What follows belongs to an exercise in optimizing a design on an open flow for small area, a short achievable clock period and few clock cycles; a production flow would make more cautious choices. Only simulation tests tie the RTL to the original design; equivalence was not proved. The series may have gaps, and a smaller design here may also do less where the tests do not look.

### flow/config.mk
export PLATFORM = sky130hd
export DESIGN_NAME = core_top
export DESIGN_NICKNAME = core_top
export VERILOG_FILES = /design/flow/design.v
export SDC_FILE = /design/flow/constraint.sdc
export NUM_CORES = 4
export LEC_CHECK = 0
export CAP_MARGIN = 20
export CORE_MARGIN = 2
export CORE_UTILIZATION = 40
export SLEW_MARGIN = 20
### flow/constraint.sdc
create_clock -name core_clock -period 22.0 [get_ports {clk}]
set_input_delay 4.4000 -clock core_clock [delete_from_list [all_inputs] [get_ports {clk}]]
set_output_delay 4.4000 -clock core_clock [all_outputs]
set_load 0.01 [all_outputs]
### flow/design.v
typedef enum bit [3:0] {
  ALU_OP_SUM = 4'b0000,   
  ALU_OP_DIF = 4'b0001,   
  ALU_OP_AND = 4'b0010,   
  ALU_OP_ORR = 4'b0011,   
  ALU_OP_XOR = 4'b0100,   
  ALU_OP_SLL = 4'b0101,   
  ALU_OP_SLR = 4'b0110,   
  ALU_OP_SAR = 4'b0111,   
  ALU_OP_MUL = 4'b1000,   
  ALU_OP_DIV = 4'b1100    
} alu_op;
module alu #(
    parameter WIDTH = 32
) (
    input [WIDTH-1:0] op1,
    input [WIDTH-1:0] op2,
    input bit [3:0] alu_control,
    output logic [3:0] flags,
    output logic [WIDTH-1:0] result
);
  logic overflow, carry, negative, zero;
  wire carry_in;
  wire [WIDTH:0] sum_res;
  wire [WIDTH-1:0] sum_op2;
  assign carry_in = alu_control[0];
  assign sum_op2 = (alu_control[0] == 0) ? op2 : ~op2;
  assign sum_res = op1 + sum_op2 + carry_in;
  assign negative = (result[WIDTH-1] == 1);
  assign zero = (result == 0);
  always @(*) begin
    overflow = 0;
    carry = 0;
    case (alu_control)
      ALU_OP_SUM, ALU_OP_DIF: begin
        {carry, result} = sum_res;
        overflow = ~(alu_control[0]^op1[WIDTH-1]^op2[WIDTH-1]) & (op1[WIDTH-1]^result[WIDTH-1]);
      end
      ALU_OP_AND: result = op1 & op2;
      ALU_OP_ORR: result = op1 | op2;
      ALU_OP_XOR: result = op1 ^ op2;
      ALU_OP_SLL: result = op1 << op2;   
      ALU_OP_SLR: result = op1 >> op2;   
      ALU_OP_SAR: result = $signed(op1) >>> op2;
      ALU_OP_MUL: result = op1 * op2;
      default: result = 0;   
    endcase
  end
  assign flags = {negative, zero, carry, overflow};
endmodule
module control_unit (
    input [2:0] op,   
    input [2:0] func3,   
    input [10:0] func11,   
    output reg_write,   
    output mem_write,   
    output jump,   
    output jump_cond,   
    output [2:0] jump_cond_type,   
    output logic [3:0] alu_control,   
    output alu_src_op1,   
    output alu_src_op2,   
    output pc_target_src,   
    output logic [3:0] imm_src,
    output logic [1:0] result_src   
);
  typedef enum bit [2:0] {
    OP_A = 3'b000,   
    OP_B = 3'b001,   
    OP_C = 3'b010,   
    OP_D = 3'b011,   
    OP_E = 3'b100,   
    OP_F = 3'b101,   
    OP_G = 3'b110,   
    OP_H = 3'b111    
  } op_type;
  typedef enum bit [2:0] {
    CLIR = 3'b000,
    CUIR = 3'b001,
    JLL  = 3'b010
  } func3_d;
  typedef enum bit [2:0] {
    LDM  = 3'b000,
    JLRL = 3'b010
  } func3_f;
  typedef enum bit [1:0] {
    RESULT_SRC_ALURES = 2'b00,
    RESULT_SRC_MEMRD = 2'b01,
    RESULT_SRC_PCPLUS4 = 2'b10,
    RESULT_SRC_IMM = 2'b11   
  } result_src_t;
  assign reg_write = ~(op[1:0] == 2'b10);   
  assign mem_write = (op == OP_C);
  assign jump = (((op == OP_D) && (func3 == JLL)) || ((op == OP_F) && (func3 == JLRL)));
  assign jump_cond = (op == OP_G);
  assign jump_cond_type = func3;   
  assign alu_src_op1 = (op != OP_D);   
  assign alu_src_op2 = (op != OP_A) && (op != OP_G);   
  assign pc_target_src = (op == OP_F);  
  always @(*) begin
    case (op)
      OP_A: begin
        alu_control = {func11[0],func3};
        imm_src = 4'b0;   
        result_src = RESULT_SRC_ALURES;
      end
      OP_B: begin
        alu_control = {1'b0,func3};
        imm_src = ((func3 == 3'b101) || (func3 == 3'b110)) ? 4'b0001 : 4'b0000;   
        result_src = RESULT_SRC_ALURES;
      end
      OP_C: begin   
        alu_control = 4'b0;   
        imm_src = 4'b100;   
        result_src = RESULT_SRC_ALURES;   
      end
      OP_D: begin   
        alu_control = 4'b0;   
        case (func3)
          CLIR: begin
            imm_src = 4'b1100;
            result_src = RESULT_SRC_ALURES;
          end
          CUIR: begin
            imm_src = 4'b1110;
            result_src = RESULT_SRC_ALURES;
          end
          default: begin
            imm_src = 4'b1100;
            result_src = RESULT_SRC_PCPLUS4;
          end
        endcase
      end
      OP_F: begin
        alu_control = 4'b0;   
        imm_src = 4'b0000;   
        result_src = (func3 == LDM) ? RESULT_SRC_MEMRD : RESULT_SRC_ALURES;
      end
      OP_G: begin
        alu_control = 4'b1;   
        imm_src = 4'b1000;   
        result_src = RESULT_SRC_ALURES;   
      end
      default: begin
        alu_control = 4'b00;
        imm_src = 4'b000;
        result_src = RESULT_SRC_ALURES;
      end
    endcase
  end
endmodule
module hazard_unit (
    input reset,
    input [4:0] de_rs1,
    input [4:0] de_rs2,
    input [4:0] ex_rs1,
    input [4:0] ex_rs2,
    input [4:0] ex_rd,
    input ex_pc_src,
    input [1:0] ex_result_src,
    input [4:0] mem_rd,
    input mem_reg_write,
    input [4:0] wb_rd,
    input wb_reg_write,
    output if_stall,
    output de_stall,
    output de_flush,
    output ex_flush,
    output logic [1:0] ex_op1_forward,
    output logic [1:0] ex_op2_forward
);
  wire ldm_hazard_stall = (ex_result_src == 2'b01) & ((de_rs1 == ex_rd) | (de_rs2 == ex_rd));
  assign if_stall = ldm_hazard_stall | reset;
  assign de_stall = ldm_hazard_stall | reset;
  assign de_flush = ex_pc_src | reset;
  assign ex_flush = ldm_hazard_stall | ex_pc_src | reset;
  always @(*) begin
    if (((ex_rs1 == mem_rd) & mem_reg_write) & (ex_rs1 != 0)) begin
      ex_op1_forward = 2'b10;
    end else if (((ex_rs1 == wb_rd) & wb_reg_write) & (ex_rs1 != 0)) begin
      ex_op1_forward = 2'b01;
    end else begin
      ex_op1_forward = 2'b00;
    end
    if (((ex_rs2 == mem_rd) & mem_reg_write) & (ex_rs2 != 0)) begin
      ex_op2_forward = 2'b10;
    end else if (((ex_rs2 == wb_rd) & wb_reg_write) & (ex_rs2 != 0)) begin
      ex_op2_forward = 2'b01;
    end else begin
      ex_op2_forward = 2'b00;
    end
  end
endmodule
module imm_extend (
    input [25:0] imm_in,   
    input [3:0] imm_src,   
    output logic [31:0] imm_out   
);
  wire sign;   
  assign sign = (imm_src[0] == 1'b0) ? imm_in[25] : 1'b0;
  wire [15:0] imm_type_bf;
  wire [15:0] imm_type_c;
  wire [20:0] imm_type_d;
  wire [17:0] imm_type_g;
  assign imm_type_bf = imm_in[25-:16];
  assign imm_type_c  = {imm_in[25-:11], imm_in[4-:5]};
  assign imm_type_d  = imm_in[25-:21];
  assign imm_type_g  = {imm_type_c, 2'b00};   
  always @(*) begin
    case (imm_src)
      4'b0000, 4'b0001: imm_out = {{16{sign}}, imm_type_bf};   
      4'b0100, 4'b0101: imm_out = {{16{sign}}, imm_type_c};   
      4'b1000, 4'b1001: imm_out = {{14{sign}}, imm_type_g};   
      4'b1100, 4'b1101:
      imm_out = {{11{sign}}, imm_type_d};   
      default: imm_out = {imm_type_d, {11{1'b0}}};   
    endcase
  end
endmodule
module jump_cond_ctrl (
    input jump_cond,
    input [2:0] jump_cond_type,
    input [3:0] alu_flags,
    output logic jump_cond_true
);
  typedef enum bit [2:0] {
    COND_EQ = 3'b000,   
    COND_NE = 3'b001,   
    COND_GT = 3'b010,   
    COND_LT = 3'b011,   
    COND_GE = 3'b100,   
    COND_LE = 3'b101    
  } jump_cond_t;
  wire negative, zero, carry, overflow, ge, gt;
  assign {negative, zero, carry, overflow} = alu_flags;
  assign ge = (negative == overflow);
  assign gt = (~zero & ge);
  always @(*) begin
    if (jump_cond) begin
      case (jump_cond_type)
        COND_EQ: jump_cond_true = zero;
        COND_NE: jump_cond_true = ~zero;
        COND_GT: jump_cond_true = gt;
        COND_LT: jump_cond_true = ~ge;
        COND_GE: jump_cond_true = ge;
        COND_LE: jump_cond_true = ~gt;
        default: jump_cond_true = 1'b0;
      endcase
    end else begin
      jump_cond_true = 1'b0;
    end
  end
endmodule
module register_file #(
    parameter REGISTERS = 32,
    WIDTH = 32
) (
    input clk,
    we3,
    input [($clog2(REGISTERS))-1:0] a1,
    input [($clog2(REGISTERS))-1:0] a2,
    input [($clog2(REGISTERS))-1:0] a3,
    input [WIDTH-1:0] wd3,
    output [WIDTH-1:0] rd1,
    output [WIDTH-1:0] rd2
);
  reg [WIDTH-1:0] registers[REGISTERS-1:0];
  assign rd1 = (a1 == 0) ? 0 : (we3 && (a3 == a1)) ? wd3 : registers[a1];
  assign rd2 = (a2 == 0) ? 0 : (we3 && (a3 == a2)) ? wd3 : registers[a2];
  always @(posedge clk) begin
    if (we3) registers[a3] <= wd3;
  end
endmodule
module stage_instruction_fetch (
    input clk,
    input reset,
    input de_clear,
    input if_stall,
    input de_stall,
    input ex_pc_src,   
    input [31:0] ex_pc_target,
    input [31:0] if_instr_rd,   
    output [31:0] if_pc_next_instr_mem,   
    output reg [31:0] de_instr,   
    output reg [31:0] de_pc,
    output reg [31:0] de_pc_plus4
);
  logic [31:0] if_pc_plus4;
  logic [31:0] if_pc_next;
  logic [31:0] if_pc;
  assign if_pc_plus4 = if_pc + 4;
  assign if_pc_next = (ex_pc_src == 0) ? if_pc_plus4 : ex_pc_target;
  assign if_pc_next_instr_mem = (reset) ? 32'b0 : if_pc_next;
  always @(posedge clk) begin
    if (reset) if_pc <= -4;
    else if (~if_stall) if_pc <= if_pc_next;
  end
  always @(posedge clk) begin
    if (de_clear) begin
      de_instr <= 0;
      de_pc <= 0;
      de_pc_plus4 <= 0;
    end else if (~de_stall) begin
      de_instr <= if_instr_rd;
      de_pc <= if_pc;
      de_pc_plus4 <= if_pc_plus4;
    end
  end
endmodule
module stage_decode (
    input clk,
    input ex_clear,
    input [31:0] de_instr,
    input [31:0] de_pc,
    input [31:0] de_pc_plus4,
    input [31:0] wb_result,
    input wb_reg_write,
    input [4:0] wb_rd,
    output reg ex_reg_write,
    output reg ex_mem_write,
    output reg ex_jump,
    output reg ex_jump_cond,
    output reg [2:0] ex_jump_cond_type,
    output reg [3:0] ex_alu_control,
    output reg ex_alu_src_op1,
    output reg ex_alu_src_op2,
    output reg ex_pc_target_src,
    output reg [1:0] ex_result_src,
    output reg [31:0] ex_pc,
    output reg [31:0] ex_pc_plus_4,
    output reg [31:0] ex_imm_ext,
    output reg [31:0] ex_rd1,
    output reg [31:0] ex_rd2,
    output reg [4:0] ex_rd,
    output reg [4:0] ex_rs1,
    output reg [4:0] ex_rs2,
    output [4:0] de_rs1,
    output [4:0] de_rs2
);
  logic [3:0] imm_src;
  logic [31:0] rd1;
  logic [31:0] rd2;
  logic [31:0] imm_out;
  logic reg_write;
  logic mem_write;
  logic jump;
  logic jump_cond;
  logic alu_src_op1;
  logic alu_src_op2;
  logic pc_target_src;
  logic [1:0] result_src;
  logic [2:0] jump_cond_type;
  logic [3:0] alu_control;
  logic [4:0] rs1;
  logic [4:0] rs2;
  logic [4:0] rd;
  assign rs1 = de_instr[15:11];
  assign rs2 = de_instr[20:16];
  assign rd  = de_instr[10:6];
  register_file reg_file (
      .clk(clk),   
      .we3(wb_reg_write),
      .a1(rs1),
      .a2(rs2),
      .a3(wb_rd),
      .wd3(wb_result),
      .rd1(rd1),
      .rd2(rd2)
  );
  control_unit ctrl_unit (
      .op(de_instr[2:0]),
      .func3(de_instr[5:3]),
      .func11(de_instr[31:21]),
      .reg_write(reg_write),
      .mem_write(mem_write),
      .jump(jump),
      .jump_cond(jump_cond),
      .jump_cond_type(jump_cond_type),
      .alu_control(alu_control),
      .alu_src_op1(alu_src_op1),
      .alu_src_op2(alu_src_op2),
      .pc_target_src(pc_target_src),
      .imm_src(imm_src),
      .result_src(result_src)
  );
  imm_extend imm_ext (
      .imm_in (de_instr[31:6]),
      .imm_src(imm_src),
      .imm_out(imm_out)
  );
  assign de_rs1 = rs1;
  assign de_rs2 = rs2;
  always @(posedge clk) begin
    if (ex_clear) begin
      ex_reg_write      <= 0;
      ex_mem_write      <= 0;
      ex_jump           <= 0;
      ex_jump_cond      <= 0;
      ex_jump_cond_type <= 0;
      ex_alu_control    <= 0;
      ex_alu_src_op1    <= 0;
      ex_alu_src_op2    <= 0;
      ex_pc_target_src  <= 0;
      ex_result_src     <= 0;
      ex_pc             <= 0;
      ex_pc_plus_4      <= 0;
      ex_imm_ext        <= 0;
      ex_rd1            <= 0;
      ex_rd2            <= 0;
      ex_rd             <= 0;
      ex_rs1            <= 0;
      ex_rs2            <= 0;
    end else begin
      ex_reg_write      <= reg_write;
      ex_mem_write      <= mem_write;
      ex_jump           <= jump;
      ex_jump_cond      <= jump_cond;
      ex_jump_cond_type <= jump_cond_type;
      ex_alu_control    <= alu_control;
      ex_alu_src_op1    <= alu_src_op1;
      ex_alu_src_op2    <= alu_src_op2;
      ex_pc_target_src  <= pc_target_src;
      ex_result_src     <= result_src;
      ex_pc             <= de_pc;
      ex_pc_plus_4      <= de_pc_plus4;
      ex_imm_ext        <= imm_out;
      ex_rd1            <= rd1;
      ex_rd2            <= rd2;
      ex_rd             <= rd;
      ex_rs1            <= rs1;
      ex_rs2            <= rs2;
    end
  end
endmodule
module stage_execute (
    input clk,
    input reset, 
    input mem_clear,
    input ex_reg_write,
    input ex_mem_write,
    input ex_jump,
    input ex_jump_cond,
    input [2:0] ex_jump_cond_type,
    input [3:0] ex_alu_control,
    input ex_alu_src_op1,
    input ex_alu_src_op2,
    input ex_pc_target_src,
    input [1:0] ex_result_src,
    input [31:0] ex_pc,
    input [31:0] ex_pc_plus_4,
    input [31:0] ex_imm_ext,
    input [31:0] ex_rd1,
    input [31:0] ex_rd2,
    input [4:0] ex_rd,
    input [31:0] wb_result,
    input [1:0] ex_op1_forward,
    input [1:0] ex_op2_forward,
    output reg mem_reg_write,
    output reg mem_mem_write,
    output reg [1:0] mem_result_src,
    output reg [31:0] mem_alu_result,
    output reg [31:0] mem_write_data,
    output reg [31:0] mem_pc_plus_4,
    output reg [31:0] mem_imm_ext,
    output reg [ 4:0] mem_rd,
    output ex_pc_src,
    output [31:0] ex_pc_target
);
  logic [31:0] pre_op1;
  logic [31:0] op1;
  logic [31:0] write_data;
  logic [31:0] op2;
  logic [3:0] alu_flags;
  logic jump_cond_true;
  logic [31:0] alu_result;
  reg [31:0] mem_alu_result_proxy;
  always @(*) begin
    case (ex_op1_forward)
      2'b01:   pre_op1 = wb_result;
      2'b10:   pre_op1 = mem_alu_result_proxy;
      default: pre_op1 = ex_rd1;
    endcase
    case (ex_op2_forward)
      2'b01:   write_data = wb_result;
      2'b10:   write_data = mem_alu_result_proxy;
      default: write_data = ex_rd2;
    endcase
  end
  jump_cond_ctrl cond_unit (
      .jump_cond(ex_jump_cond),
      .jump_cond_type(ex_jump_cond_type),
      .alu_flags(alu_flags),
      .jump_cond_true(jump_cond_true)
  );
  alu alu0 (
      .op1(op1),
      .op2(op2),
      .alu_control(ex_alu_control),
      .flags(alu_flags),
      .result(alu_result)
  );
  assign op1 = (ex_alu_src_op1) ? pre_op1 : 32'b0;
  assign op2 = (ex_alu_src_op2) ? ex_imm_ext : write_data;
  assign mem_alu_result = mem_alu_result_proxy;
  assign ex_pc_target = (ex_pc_target_src)? alu_result : ex_pc + ex_imm_ext;
  assign ex_pc_src = ((ex_jump_cond & jump_cond_true) | (ex_jump)) & (~reset);
  always @(posedge clk) begin
    if (mem_clear) begin
      mem_reg_write        <= 0;
      mem_mem_write        <= 0;
      mem_result_src       <= 0;
      mem_alu_result_proxy <= 0;
      mem_write_data       <= 0;
      mem_pc_plus_4        <= 0;
      mem_imm_ext          <= 0;
      mem_rd               <= 0;
    end else begin
      mem_reg_write        <= ex_reg_write;
      mem_mem_write        <= ex_mem_write;
      mem_result_src       <= ex_result_src;
      mem_alu_result_proxy <= alu_result;
      mem_write_data       <= write_data;
      mem_pc_plus_4        <= ex_pc_plus_4;
      mem_imm_ext          <= ex_imm_ext;
      mem_rd               <= ex_rd;
    end
  end
endmodule
module stage_memory (
    input clk,
    input wb_clear,
    input mem_reg_write,
    input mem_mem_write,
    input [1:0] mem_result_src,
    input [31:0] mem_alu_result,
    input [31:0] mem_write_data,
    input [31:0] mem_pc_plus_4,
    input [31:0] mem_imm_ext,
    input [ 4:0] mem_rd,
    input [31:0] mem_read_result,
    output reg wb_reg_write,
    output reg [1:0] wb_result_src,
    output reg [31:0] wb_alu_result,
    output reg [31:0] wb_read_result,
    output reg [31:0] wb_pc_plus_4,
    output reg [31:0] wb_imm_ext,
    output reg [ 4:0] wb_rd
);
  assign wb_read_result = mem_read_result;
  always @(posedge clk) begin
    if (wb_clear) begin
      wb_reg_write <= 0;
      wb_result_src <= 0;
      wb_alu_result <= 0;
      wb_pc_plus_4 <= 0;
      wb_imm_ext <= 0;
      wb_rd <= 0;
    end else begin
      wb_reg_write <= mem_reg_write;
      wb_result_src <= mem_result_src;
      wb_alu_result <= mem_alu_result;
      wb_pc_plus_4 <= mem_pc_plus_4;
      wb_imm_ext <= mem_imm_ext;
      wb_rd <= mem_rd;
    end
  end
endmodule
module stage_writeback(
    input [1:0] wb_result_src,
    input [31:0] wb_alu_result,
    input [31:0] wb_read_result,
    input [31:0] wb_pc_plus_4,
    input [31:0] wb_imm_ext,
    output reg [31:0] wb_result
);
always @(*) begin
    case (wb_result_src)
        2'b01: wb_result =  wb_read_result;
        2'b10: wb_result =  wb_pc_plus_4;
        2'b11: wb_result = wb_imm_ext;
        default: wb_result = wb_alu_result;
    endcase
end
endmodule
module core_top (
    input clk,
    input reset,
    input [31:0] instr_memory_data,
    input [31:0] data_memory_data,
    output [31:0] instr_memory_addr,
    output [31:0] data_memory_addr,
    output [31:0] data_memory_wd,
    output data_memory_we,
    output instr_memory_enable
);
  wire if_stall;
  wire [31:0] if_instr_rd;   
  wire [31:0] if_pc_next_instr_mem;   
  wire de_clear;
  wire de_stall;
  wire [31:0] de_instr;   
  wire [31:0] de_pc;
  wire [31:0] de_pc_plus4;
  wire [4:0] de_rs1;
  wire [4:0] de_rs2;
  wire ex_clear;
  wire ex_reg_write;
  wire ex_mem_write;
  wire ex_jump;
  wire ex_jump_cond;
  wire [2:0] ex_jump_cond_type;
  wire [3:0] ex_alu_control;
  wire ex_alu_src_op1;
  wire ex_alu_src_op2;
  wire ex_pc_target_src;
  wire [1:0] ex_result_src;
  wire [31:0] ex_pc;
  wire [31:0] ex_pc_plus_4;
  wire [31:0] ex_imm_ext;
  wire [31:0] ex_rd1;
  wire [31:0] ex_rd2;
  wire [4:0] ex_rs1;
  wire [4:0] ex_rs2;
  wire [4:0] ex_rd;
  wire ex_pc_src;
  wire [31:0] ex_pc_target;
  wire mem_clear;
  wire mem_reg_write;
  wire mem_mem_write;
  wire [1:0] mem_result_src;
  wire [31:0] mem_alu_result;
  wire [31:0] mem_write_data;
  wire [31:0] mem_pc_plus_4;
  wire [31:0] mem_imm_ext;
  wire [4:0] mem_rd;
  wire [31:0] mem_read_result;
  wire wb_clear;
  wire wb_reg_write;
  wire [1:0] wb_result_src;
  wire [31:0] wb_alu_result;
  wire [31:0] wb_read_result;
  wire [31:0] wb_pc_plus_4;
  wire [31:0] wb_imm_ext;
  wire [4:0] wb_rd;
  wire [31:0] wb_result;
  wire [1:0] ex_op1_forward;
  wire [1:0] ex_op2_forward;
  assign instr_memory_addr = if_pc_next_instr_mem;
  assign if_instr_rd = instr_memory_data;
  assign instr_memory_enable = ~if_stall;
  assign mem_clear = reset;
  assign wb_clear = reset;
  stage_instruction_fetch instf (
      .clk(clk),
      .reset(reset),
      .de_clear(de_clear),
      .if_stall(if_stall),
      .de_stall(de_stall),
      .ex_pc_src(ex_pc_src),
      .ex_pc_target(ex_pc_target),
      .if_instr_rd(if_instr_rd),
      .if_pc_next_instr_mem(if_pc_next_instr_mem),   
      .de_instr(de_instr),
      .de_pc(de_pc),
      .de_pc_plus4(de_pc_plus4)
  );
  stage_decode de (
      .clk(clk),
      .ex_clear(ex_clear),
      .de_instr(de_instr),
      .de_pc(de_pc),
      .de_pc_plus4(de_pc_plus4),
      .wb_result(wb_result),
      .wb_reg_write(wb_reg_write),
      .wb_rd(wb_rd),
      .ex_reg_write(ex_reg_write),
      .ex_mem_write(ex_mem_write),
      .ex_jump(ex_jump),
      .ex_jump_cond(ex_jump_cond),
      .ex_jump_cond_type(ex_jump_cond_type),
      .ex_alu_control(ex_alu_control),
      .ex_alu_src_op1(ex_alu_src_op1),
      .ex_alu_src_op2(ex_alu_src_op2),
      .ex_pc_target_src(ex_pc_target_src),
      .ex_result_src(ex_result_src),
      .ex_pc(ex_pc),
      .ex_pc_plus_4(ex_pc_plus_4),
      .ex_imm_ext(ex_imm_ext),
      .ex_rd1(ex_rd1),
      .ex_rd2(ex_rd2),
      .ex_rd(ex_rd),
      .ex_rs1(ex_rs1),
      .ex_rs2(ex_rs2),
      .de_rs1(de_rs1),
      .de_rs2(de_rs2)
  );
  stage_execute ex (
      .clk(clk),
      .reset(reset),
      .mem_clear(mem_clear),
      .ex_reg_write(ex_reg_write),
      .ex_mem_write(ex_mem_write),
      .ex_jump(ex_jump),
      .ex_jump_cond(ex_jump_cond),
      .ex_jump_cond_type(ex_jump_cond_type),
      .ex_alu_control(ex_alu_control),
      .ex_alu_src_op1(ex_alu_src_op1),
      .ex_alu_src_op2(ex_alu_src_op2),
      .ex_pc_target_src(ex_pc_target_src),
      .ex_result_src(ex_result_src),
      .ex_pc(ex_pc),
      .ex_pc_plus_4(ex_pc_plus_4),
      .ex_imm_ext(ex_imm_ext),
      .ex_rd1(ex_rd1),
      .ex_rd2(ex_rd2),
      .ex_rd(ex_rd),
      .wb_result(wb_result),
      .ex_op1_forward(ex_op1_forward),
      .ex_op2_forward(ex_op2_forward),
      .mem_reg_write(mem_reg_write),
      .mem_mem_write(mem_mem_write),
      .mem_result_src(mem_result_src),
      .mem_alu_result(mem_alu_result),
      .mem_write_data(mem_write_data),
      .mem_pc_plus_4(mem_pc_plus_4),
      .mem_imm_ext(mem_imm_ext),
      .mem_rd(mem_rd),
      .ex_pc_src(ex_pc_src),
      .ex_pc_target(ex_pc_target)
  );
  assign data_memory_addr = mem_alu_result;
  assign data_memory_wd   = mem_write_data;
  assign data_memory_we   = mem_mem_write;
  assign mem_read_result  = data_memory_data;
  stage_memory mem (
      .clk(clk),
      .wb_clear(wb_clear),
      .mem_reg_write(mem_reg_write),
      .mem_mem_write(mem_mem_write),
      .mem_result_src(mem_result_src),
      .mem_alu_result(mem_alu_result),
      .mem_write_data(mem_write_data),
      .mem_pc_plus_4(mem_pc_plus_4),
      .mem_imm_ext(mem_imm_ext),
      .mem_rd(mem_rd),
      .mem_read_result(mem_read_result),
      .wb_reg_write(wb_reg_write),
      .wb_result_src(wb_result_src),
      .wb_alu_result(wb_alu_result),
      .wb_read_result(wb_read_result),
      .wb_pc_plus_4(wb_pc_plus_4),
      .wb_imm_ext(wb_imm_ext),
      .wb_rd(wb_rd)
  );
  stage_writeback wb (
      .wb_result_src(wb_result_src),
      .wb_alu_result(wb_alu_result),
      .wb_read_result(wb_read_result),
      .wb_pc_plus_4(wb_pc_plus_4),
      .wb_imm_ext(wb_imm_ext),
      .wb_result(wb_result)
  );
  hazard_unit hazard_u (
      .reset(reset),
      .de_rs1(de_rs1),
      .de_rs2(de_rs2),
      .ex_rs1(ex_rs1),
      .ex_rs2(ex_rs2),
      .ex_rd(ex_rd),
      .ex_pc_src(ex_pc_src),
      .ex_result_src(ex_result_src),
      .mem_rd(mem_rd),
      .mem_reg_write(mem_reg_write),
      .wb_rd(wb_rd),
      .wb_reg_write(wb_reg_write),
      .if_stall(if_stall),
      .de_stall(de_stall),
      .de_flush(de_clear),
      .ex_flush(ex_clear),
      .ex_op1_forward(ex_op1_forward),
      .ex_op2_forward(ex_op2_forward)
  );
endmodule
### flow/run.sh
#!/bin/bash
# synth_recipe.tcl (not shown) runs the flow's synth.tcl, then flattens the netlist and writes it again
# the make line also repeats each setting of config.mk as NAME=value (left out here)
make -C /OpenROAD-flow-scripts/flow DESIGN_CONFIG=/design/flow/config.mk WORK_HOME=/design/flow/orfs CLKGATE_MAP_FILE= SYNTH_SCRIPT=/design/flow/synth_recipe.tcl finish
Fig. 1: run 1, routed metal per tile
Bar = 100 um. 24 x 24 tiles, from dark blue (low) to red (high), scaled to the fullest tile. Values are wire area over tile area, all layers added.
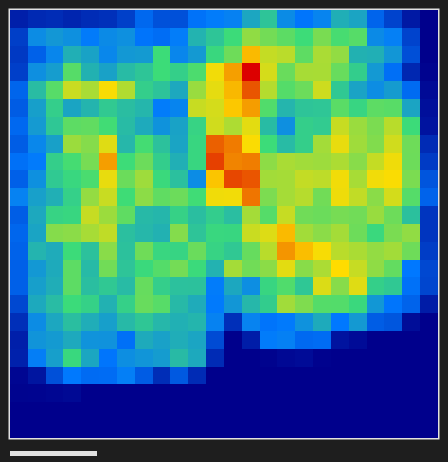
tiles over half the peak	33%
emptiest ninth of the die	lower right
nearly empty tiles	19%
fullest tile	0.77
gr usage total: 0.316
routed length per instance: 33.7 um
WL final: 384000 um
Vias: 72.4k

Fig. 2: run 1, flops by top-level scope
Other cells in grey.
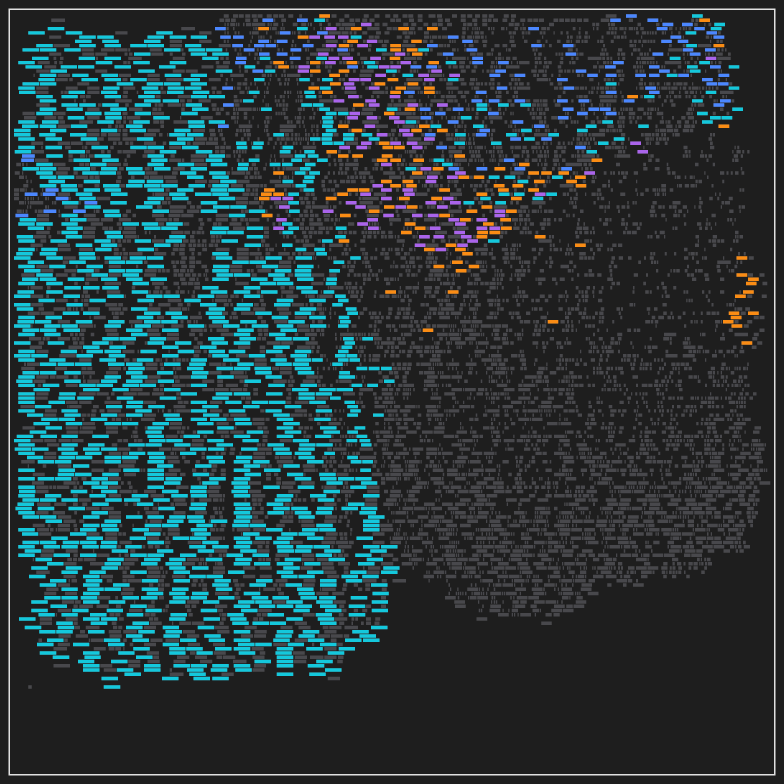
colour	scope	sequential cells
purple	`mem`	104
blue	`instf`	126
cyan	`de`	1213
orange	`ex`	137

Fig. 3: run 1, cell placement
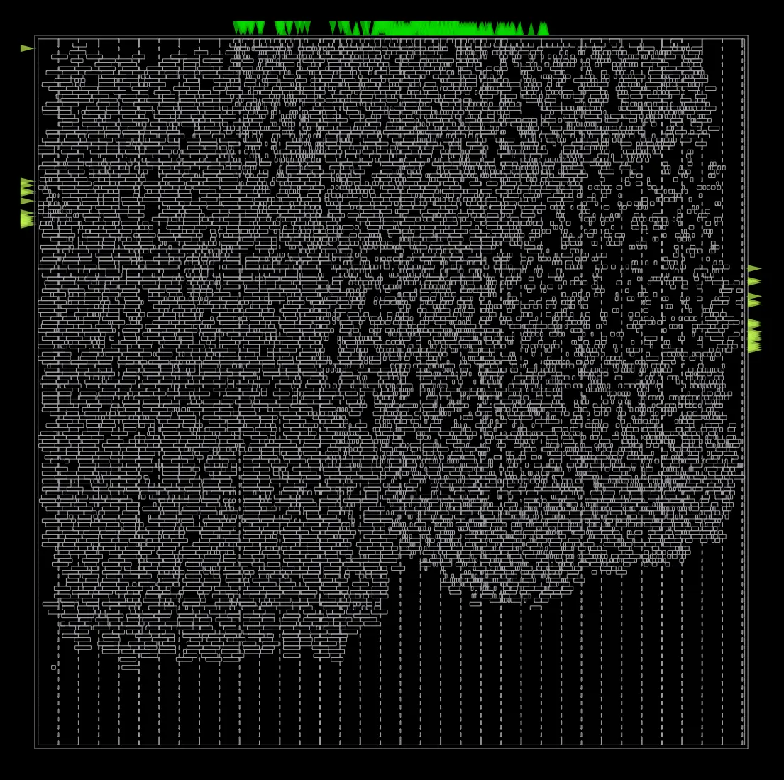
Tapcells: 3150
Core ar.: 235000 um^2
Non-Filler Instances: 11.4k

==> metrics.md, run 1 <==
| Metric | Value |
|---|---|
| Layout cell share with drive strength beyond 1 | 0.151 |
| Largest family of logic cells by synthesized area | multiplexers |
| Most frequent cells in the layout | edfxtp_1, nor2_1, nand2_1, dfxtp_1, inv_1 |
| CP Buf/Inv Count | 6 |
| Vias in the first global route | 71.1k |
| Delay-heaviest family, CP | adder cells |
| Post-CTS sizing | 0 |
| Mapped Cells | 8065 |
| Residual DRC count | 0 |
| Total of max-cap violations | 0 |
| DP Wirelength | 267000 um |
| Reg area | 41900 um^2 |
| Synth Area in Adders | 0.120 |
| Worst Hold Depth | 1 |
| CP Max Fanout | 37 |
| CP Capture Type | output pin |
| Top Layer Used | met5 |
| Initial antenna violation count | 22 |
| CTS HTree Levels | 4 |
| Worst setup path end | instr_memory_addr[25] |
| Clock Latency Late Sink | 0.86 ns |
| Share of synthesized registers carrying an async set or reset | 0 |
| R2R cell count | 37 |
| R2r endpoint | instf.de_pc_plus4[21] |
| Netlist cell types | 100 |
| Remaining Overflow, GRT | 0 |
| CTS tree | built |
| Status | finished clean |
Testbench counts for the RTL of run 1, summed over its fixed seeds: cycles 46,491.
[run 1: kinds of logic after synthesis]
kind of cell    count (synthesis)
simple gates                 2159
flops                        1580
compound gates               1508
buf+inv                      1124
mux                           815
fa+ha+maj                     659
xor+xnor                      220
[run 1: stage by stage]
step                utilization  cells  instance area (um^2)  setup WS [ns]
CTS                       0.451  11384                106000          0.483
finish                    0.452  11394                106000          0.439
global placement          0.427  11073                100000          0.701
detailed placement        0.427  11074                100000          0.524
floorplan                     -   8065                 94200           2.12
global route              0.451  11384                106000         0.0103
[run 1: cell type report]
class | instances | share of cell area
clock buffer | 207 | 0.0426
multi-input combinational | 5361 | 0.458
antenna | 10 | 0.000236
sequential | 1580 | 0.396
tap | 3150 | 0.0372
clock inverter | 103 | 0.0115
inverter | 543 | 0.0193
timing repair buffer | 440 | 0.0360
## Run 2: large edit since run 1, in outline
flow/design.v: 783 -> 1240 lines; modules unchanged: 0
  ks_add: new, 30 lines
  core_top: edited, 199 -> 1210 lines
  removed: alu, control_unit, hazard_unit, imm_extend, jump_cond_ctrl, register_file, stage_instruction_fetch, stage_decode, stage_execute, stage_memory, stage_writeback
==> module ks_add as of run 2 <==
module ks_add #(
    parameter N = 32
) (
    input [N-1:0] a,
    input [N-1:0] b,
    input cin,
    output [N-1:0] s
);
  localparam L = $clog2(N);
  wire [N-1:0] g[0:L];
  wire [N-1:0] p[0:L];
  wire [N-1:0] p0 = a ^ b;
  assign g[0] = (a & b) | {{(N-1){1'b0}}, p0[0] & cin};
  assign p[0] = p0;
  genvar l, i;
  generate
    for (l = 0; l < L; l = l + 1) begin : g_lvl
      for (i = 0; i < N; i = i + 1) begin : g_bit
        if (i >= (1 << l)) begin : g_m
          assign g[l+1][i] = g[l][i] | (p[l][i] & g[l][i-(1<<l)]);
          assign p[l+1][i] = p[l][i] & p[l][i-(1<<l)];
        end else begin : g_p
          assign g[l+1][i] = g[l][i];
          assign p[l+1][i] = p[l][i];
        end
      end
    end
  endgenerate
  assign s = p0 ^ {g[L][N-2:0], cin};
endmodule
==> flow/flow/run.sh (new file) <==
#!/bin/bash
# Standard ORFS layout (standard.sh, unchanged synthesis) with two layout knobs:
#  - timing repair aims for 16.3 ns more setup slack than the constraint requires, so that the
#    resizer works on the design's real critical paths instead of stopping at 22 ns;
#  - port buffers use buf_4 instead of the default pick.
# The clock, the constraints and the flow scripts are unchanged.
set -euo pipefail
export SETUP_SLACK_MARGIN=16.3
export BUFFER_PORTS_ARGS="-buffer_cell sky130_fd_sc_hd__buf_4"
bash standard.sh > standard_flow.log 2>&1
==> flow/standard.sh (new file) <==
#!/bin/bash
# synth_recipe.tcl (not shown) runs the flow's synth.tcl, then flattens the netlist and writes it again
# the make line also repeats each setting of config.mk as NAME=value (left out here)
make -C /OpenROAD-flow-scripts/flow DESIGN_CONFIG=/design/flow/config.mk WORK_HOME=/design/flow/orfs CLKGATE_MAP_FILE= SYNTH_SCRIPT=/design/flow/synth_recipe.tcl "${@:-finish}"
--- a/flow/config.mk
+++ b/flow/config.mk
@@ -8,4 +8,7 @@
 export CAP_MARGIN = 20
 export CORE_MARGIN = 2
-export CORE_UTILIZATION = 40
+export CORE_UTILIZATION = 50
+export CTS_CLUSTER_DIAMETER = 60
+export CTS_CLUSTER_SIZE = 25
 export SLEW_MARGIN = 20
+export SYNTH_HIERARCHICAL = 1
removed: flow/run.sh
Fig. 4: run 2, signal wires by layer
Bar = 100 um. Two of the layers only.
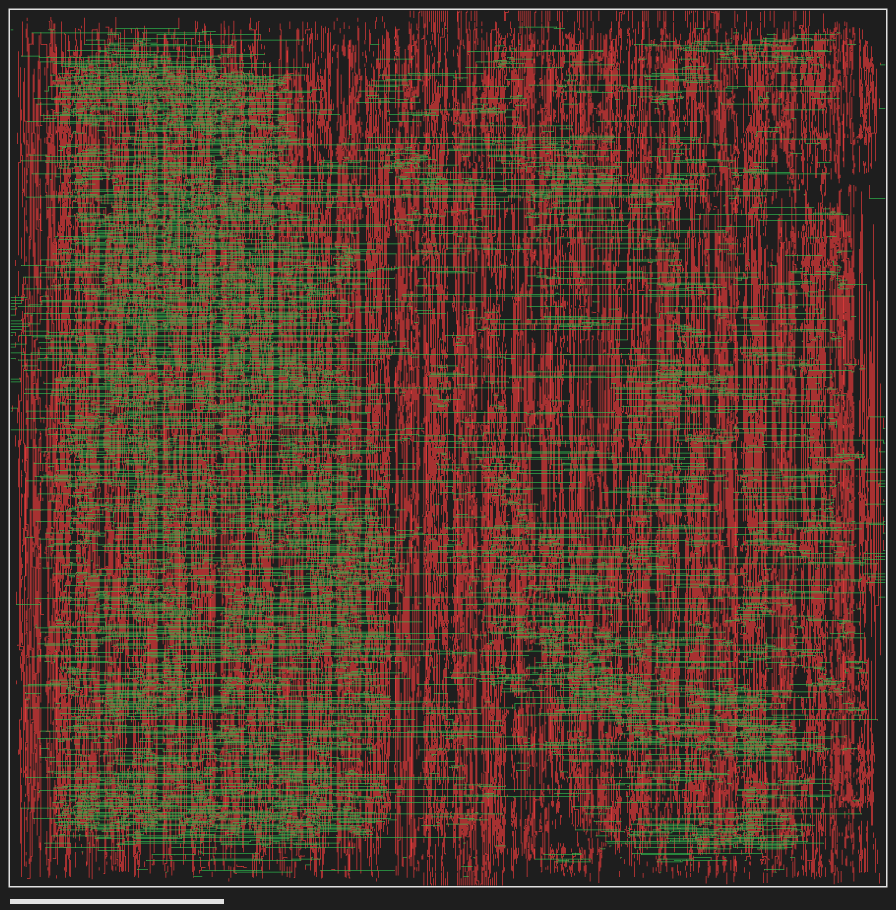
colour	layer	wire length
green	M3	69.9 mm
red	M2	181 mm

==> metrics.md, run 2 <==
| Metric | Value |
|---|---|
| # clk buffers | 117 (-43%) |
| CP Capture Type | output pin |
| Top Layer Used | met5 |
| Most frequent cells in the layout | edfxtp_1, a22oi_1, nand2_1, buf_4, a21oi_1 |
| CTS HTree Levels | 3 (-1) |
| Vias in the first global route | 73.7k (+3.6%) |
| Non-Filler Instances | 10.2k (-11%) |
| Design area | 94000 um^2 (-11%) |
| R2R cell count | 19 (-49%) |
| CTS tree | built |
| Multi-In Gates | 5574 (+4.0%) |
| Placed insts | 9798 (-12%) |
| Invs w/o clock | 287 (-47%) |
| Worst setup path end | data_memory_addr[8] |
| Status | finished clean |
| M3 GR Usage | 0.207 |
| Remaining Overflow, GRT | 0 (unchanged) |
| Clk cell area share | 0.0428 (-0.0113) |
| Worst Hold Depth | 0 (-1) |
| Placed Area | 86700 um^2 (-14%) |
| Fraction of area in multi-input gates | 0.461 (+0.00341) |
| Number of flops mapped to enable cells by yosys | 1054 |
| DP Wirelength | 278000 um (+4.1%) |
| Post-route core utilization | 0.577 (+0.125) |
| Share of synthesized registers carrying an async set or reset | 0 (unchanged) |
| Mapped Cells | 7818 (-3.1%) |
| Routed length per instance | 43.2 um (+28%) |
| Post-route worst setup slack | 16.21 ns (+15.77 ns) |
| WL final | 441000 um (+15%) |
| Initial Utilization | 0.504 |
| Delay-heaviest family, CP | flip-flops |
| Non-clk buf share | 0.0579 (+0.0219) |
| Reg area | 37300 um^2 (-11%) |
| R2r endpoint | e_addr[20] |
| Seq area share | 0.397 (+0.00121) |
| CP max stage cell | dfxtp_4 |
| Netlist cell types | 122 (+22%) |
| Via density | 7.76 |
| Clock Latency Late Sink | 0.83 ns (-0.03 ns) |
| Vias | 79.1k (+9.2%) |
| Worst slack, placed | 14.21 ns (+13.68 ns) |
| Std cell rows | 148 |
| Gr usage total | 0.506 (+0.190) |
| Met2 routed WL | 181000 um |
| CP Buf/Inv Count | 1 (-5) |
| CP Max Fanout | 1 (-97%) |
| Non-CTS buffers | 611 (+39%) |
| # diodes | 18 (+8) |
| Layout cell share with drive strength beyond 1 | 0.171 (+0.0200) |
| Largest cell class | multi-input combinational cells |
| Total of max-cap violations | 0 (unchanged) |
Testbench counts for the RTL of run 2, summed over its fixed seeds: cycles 45,573.
Fig. 5: run 2, cell placement
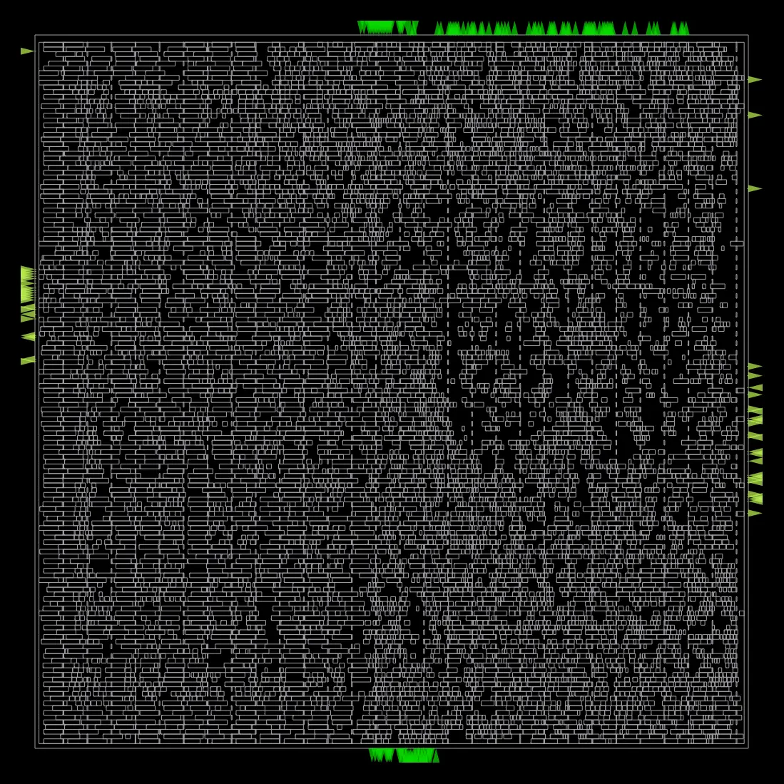
Seq Cell Count: 1321
Core ar.: 163000 um^2
Layout fillers: 13.8k
Tapcells: 2175

run 2: changes by cell type after synthesis, moves of 119 or more:
cell | before | now
mux2i_1 | 256 | 137
a221oi_1 | 83 | 280
dfxtp_1 | 556 | 267
a22oi_1 | 18 | 546
xnor2_1 | 155 | 366
nor2_1 | 716 | 478
a22o_1 | 5 | 260
mux4_2 | 483 | 41
nand4_1 | 30 | 155
nor2b_1 | 175 | 30
fa_1 | 410 | 190
inv_1 | 517 | 273
run 2: repair_timing:
action | CTS | global route
resized for setup | 320 | 162
cloned | 5 | 5
pin swaps | 21 | 44
endpoints found under the setup margin | 271 | 143
buffers inserted | 82 | 76
run 2: cells by family after synthesis:
logic type / count (synthesis) / synth area share
xor+xnor: 466 / 0.0503
mux: 251 / 0.0379
compound gates: 2610 / 0.230
fa+ha+maj: 422 / 0.0815
other cells: 1 / 0.0000456
buf+inv: 925 / 0.0440
flops: 1321 / 0.450
simple gates: 1822 / 0.106
==> inputs of run 3 (changes only) <==
--- a/flow/config.mk
+++ b/flow/config.mk
@@ -5,6 +5,7 @@
 export SDC_FILE = /design/flow/constraint.sdc
 export NUM_CORES = 4
 export LEC_CHECK = 0
+export ABC_AREA = 1
 export CAP_MARGIN = 20
 export CORE_MARGIN = 2
 export CORE_UTILIZATION = 50
Fig. 6: run 3, metal 3
Cells faint in the background.
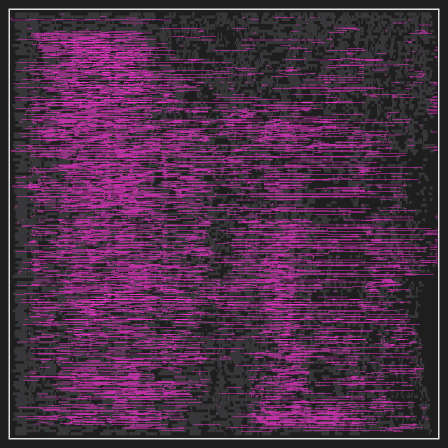
main direction	horizontal
share of all routed wire	15%
longest straight run	191 um
nets with wire on the layer	1547
wire length on this layer	65.0 mm
M3 GR Usage: 0.198
Vias: 80.4k

==> metrics.md, run 3 <==
| Metric | Value |
|---|---|
| Status | finished clean |
| Delay-heaviest family, CP | simple AND/OR/NAND/NOR gates |
| CP Max Fanout | 21 (+20) |
| Mapped Cells | 9205 (+18%) |
| Layout fillers | 14.7k (+5.9%) |
| Non-Filler Instances | 11.7k (+15%) |
| Clock Latency Late Sink | 0.86 ns (+0.03 ns) |
| Top Layer Used | met5 |
| Reg area | 37200 um^2 (-0.11%) |
| Total of max-cap violations | 0 (unchanged) |
| Met2 routed WL | 171000 um (-5.5%) |
| R2R cell count | 21 (+2) |
| Remaining Overflow, GRT | 0 (unchanged) |
| Post-route worst setup slack | 16.08 ns (-0.135 ns) |
| Std cell rows | 148 (unchanged) |
| Layout cell share with drive strength beyond 1 | 0.128 (-0.0431) |
| Netlist cell types | 76 (-38%) |
| Post-CTS sizing | 256 (-20%) |
| Most frequent cells in the layout | nand2_1, inv_1, edfxtp_1, o21ai_0, buf_4 |
| CTS tree | built |
| Worst setup path end | e_addr[24] |
| Worst Hold Depth | 0 (unchanged) |
| Post-route core utilization | 0.571 (-0.00574) |
| Placed Area | 86400 um^2 (-0.32%) |
| Core ar. | 162000 um^2 (-0.45%) |
| CP max stage cell | nor4_1 |
| Placed insts | 11.4k (+16%) |
| Post-CTS Setup Bufs | 66 (-20%) |
| Share of synthesized registers carrying an async set or reset | 0 (unchanged) |
| DP Wirelength | 290000 um (+4.5%) |
| CP Buf/Inv Count | 5 (+4) |
Fig. 7: run 3, routed metal per tile
Bar = 100 um. 20 x 20 tiles, from dark blue (low) to red (high), scaled to the fullest tile. Values are wire area over tile area, all layers added.
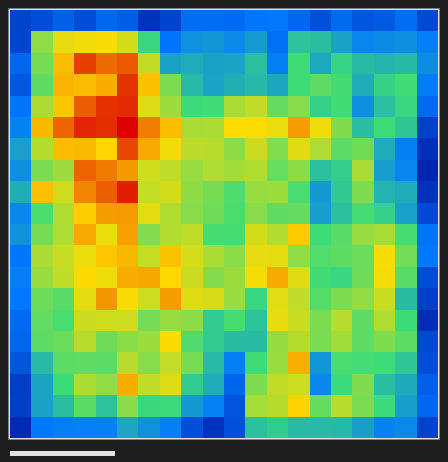
fullest tile	0.92
emptiest ninth of the die	upper right
tiles over half the peak	60%
routed length per instance: 36.0 um
gr usage total: 0.493
WL final: 423000 um

## run 3: changes by cell type in the layout (fill, tap and decap cells not counted), moves of 300 or more
cell,delta
o22ai_1,+364
a22oi_1,-479
inv_1,+816
nand2_1,+1524
xor2_1,+320
xnor2_1,-300
## run 3: cell families after synthesis
group,share of synthesized area
compound gates,0.159
mux,0.000952
flops,0.454
simple gates,0.176
other cells,0.0000460
xor+xnor,0.0514
buf+inv,0.0760
fa+ha+maj,0.0821
## run 3: area by class of cell
type / instances / area share
diodes: 31 / 0.000838
clock buffers: 114 / 0.0298
clock inverters: 94 / 0.0143
inverters: 1159 / 0.0485
multi-input cells: 6284 / 0.424
flip-flops and latches: 1321 / 0.402
well taps: 2175 / 0.0294
repair buffers: 565 / 0.0508
repair inverters: 5 / 0.000297
==> inputs of run 4 (changes only) <==
--- a/flow/design.v
+++ b/flow/design.v
@@ -1122,8 +1122,13 @@
   endfunction
   wire d_hazard = hazard(d_use1, d_use1m, d_use2, d_rs1, d_rs2, e_fw, e_rd, e_load | e_mul, m_fw, m_rd, m_load);
   wire [31:0] vb = m_hit1 ? m_alures : rf_r1;
-  wire [31:0] d_addr;
-  ks_add #(32) u_aadd (.a(vb), .b(d_isC ? immSs : imm16s), .cin(1'b0), .s(d_addr));
+  wire [15:0] d_off = d_isC ? immSs[15:0] : imm16s[15:0];
+  wire [16:0] d_alo;
+  ks_add #(17) u_aadd (.a({1'b0, vb[15:0]}), .b({1'b0, d_off}), .cin(1'b0), .s(d_alo));
+  wire [15:0] vb_hp1 = vb[31:16] + 16'd1;
+  wire [15:0] vb_hm1 = vb[31:16] - 16'd1;
+  wire [15:0] d_ahi = d_off[15] ? (d_alo[16] ? vb[31:16] : vb_hm1) : (d_alo[16] ? vb_hp1 : vb[31:16]);
+  wire [31:0] d_addr = {d_ahi, d_alo[15:0]};
   wire [31:0] imm16s = {{16{d_instr[31]}}, d_instr[31:16]};
   wire [31:0] imm16z = {16'd0, d_instr[31:16]};
   wire [31:0] immSs = {{16{d_instr[31]}}, d_instr[31:21], d_instr[10:6]};
--- a/flow/config.mk
+++ b/flow/config.mk
@@ -5,7 +5,6 @@
 export SDC_FILE = /design/flow/constraint.sdc
 export NUM_CORES = 4
 export LEC_CHECK = 0
-export ABC_AREA = 1
 export CAP_MARGIN = 20
 export CORE_MARGIN = 2
 export CORE_UTILIZATION = 50
Fig. 8: run 4, floorplan with the power grid
Pins as bars on the die edge.
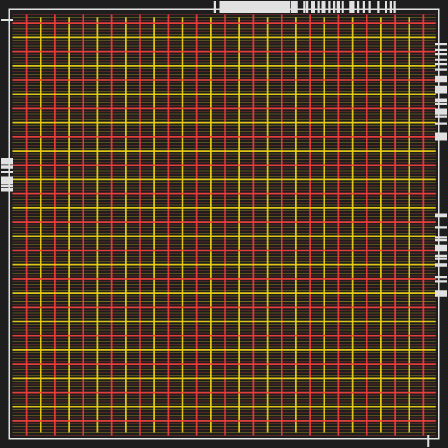
colour	net
red	VSS
yellow	VDD
met4 straps	29
met1 rails	149
signal pins	164

==> metrics.md, run 4 <==
| Metric | Value |
|---|---|
| Post-route worst setup slack | 16.05 ns (-0.0283 ns) |
| Netlist cell types | 115 (+51%) |
| Gr usage total | 0.510 (+0.0163) |
| Top Layer Used | met5 |
| Most frequent cells in the layout | edfxtp_1, a22oi_1, buf_4, nand2_1, a21oi_1 |
| WL final | 447000 um (+5.7%) |
| Post-CTS Setup Bufs | 122 (+85%) |
| Std cell rows | 148 (unchanged) |
| Mapped Cells | 7983 (-13%) |
| Vias | 81.2k (+1.1%) |
| Met2 routed WL | 181000 um (+5.9%) |
| Final Max Slew Viols | 4 |
| Post-CTS sizing | 441 (+72%) |
| Status | failed layout checks |
| Layout cell share with drive strength beyond 1 | 0.184 (+0.0561) |
| CP max stage cell | buf_8 |
| M3 GR Usage | 0.201 (+0.00357) |
| Delay-heaviest family, CP | simple AND/OR/NAND/NOR gates |
| Violated checks | max-capacitance violations, max-slew violations |
| CP Buf/Inv Count | 3 (-2) |
| Total of max-cap violations | 1 (+1) |
Testbench counts for the RTL of run 4, summed over its fixed seeds: cycles 45,573.
Fig. 9: run 4, metal 3
Cells faint in the background.
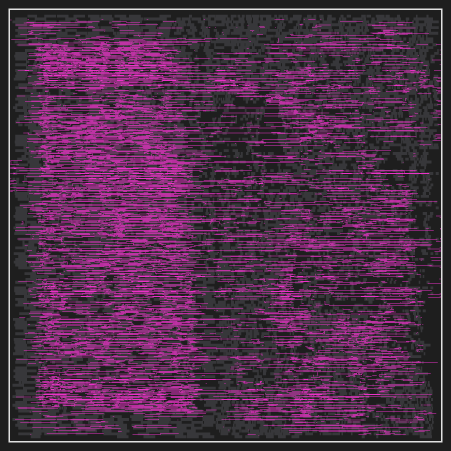
longest straight run	210 um
share of all routed wire	16%

## run 4: cell count changes after synthesis, moves of 75 or more
cell	delta
o22ai_1	-353
buf_1	+75
mux2i_1	+161
nand3_1	-197
clkbuf_1	+137
a21oi_1	+211
nand2_1	-1489
xor2_1	-299
inv_1	-818
a22oi_1	+699
a22o_1	+135
xnor2_1	+269
o21ai_0	-286
## run 4: layout make-up
class	count	area, um^2
Fill cell	13744	66900
Multi-Input combinational cell	5728	43900
Sequential cell	1321	37300
Timing Repair Buffer	737	7050
Tap cell	2175	2720
Clock buffer	108	2640
Clock inverter	89	1370
Inverter	300	1210
Antenna cell	19	47.5
Timing Repair inverter	1	7.51
## run 4: worst paths after layout
check             cells after the start         from          to
setup / recovery                     24  d_instr[13]  e_addr[30]
hold / removal                        0       e_load      m_load
setup reg to reg                     24  d_instr[13]  e_addr[30]
hold reg to reg                       0       e_load      m_load
## run 4: stage by stage
step	instance area (um^2)	utilization
6_report	96200	0.590
5_1_grt	96200	0.589
4_1_cts	93700	0.574
3_5_place_dp	87000	0.533
3_3_place_gp	87000	0.533
2_1_floorplan	82500	-

-- static timing again, ports no longer ideal --
Ports are ideal in the flow. The routed layouts listed here were re-timed in OpenROAD. Step 1 assumes that a clkbuf_16 drives the clock port and a buf_2 every other input. Step 2 times the ports against the registers' clock, not the clock port: input delays grow and output delays shrink by t, the midpoint of the rising clock arrivals with the driver on. Three values: ideal ports, drivers, drivers and shift; two values: the first two.
run	t (ns)	slack for setup (ns)	worst register clock-pin slew, ns	worst slew at a driven data input, ns	pins driven straight from the clock port
run 1	0.931	0.439 / 0.416 / 0.416	0.08 / 0.08	0.11	1
run 2	0.871	16.213 / 16.128 / 15.437	0.10 / 0.10	0.27	1
run 3	0.907	16.078 / 16.078 / 15.266	0.10 / 0.10	0.09	1
run 4	0.886	16.050 / 16.050 / 15.362	0.10 / 0.10	0.12	1
For run 3, which loses most, drivers alone change the setup slack by 0.000 ns; drivers and shift together by -0.812 ns.
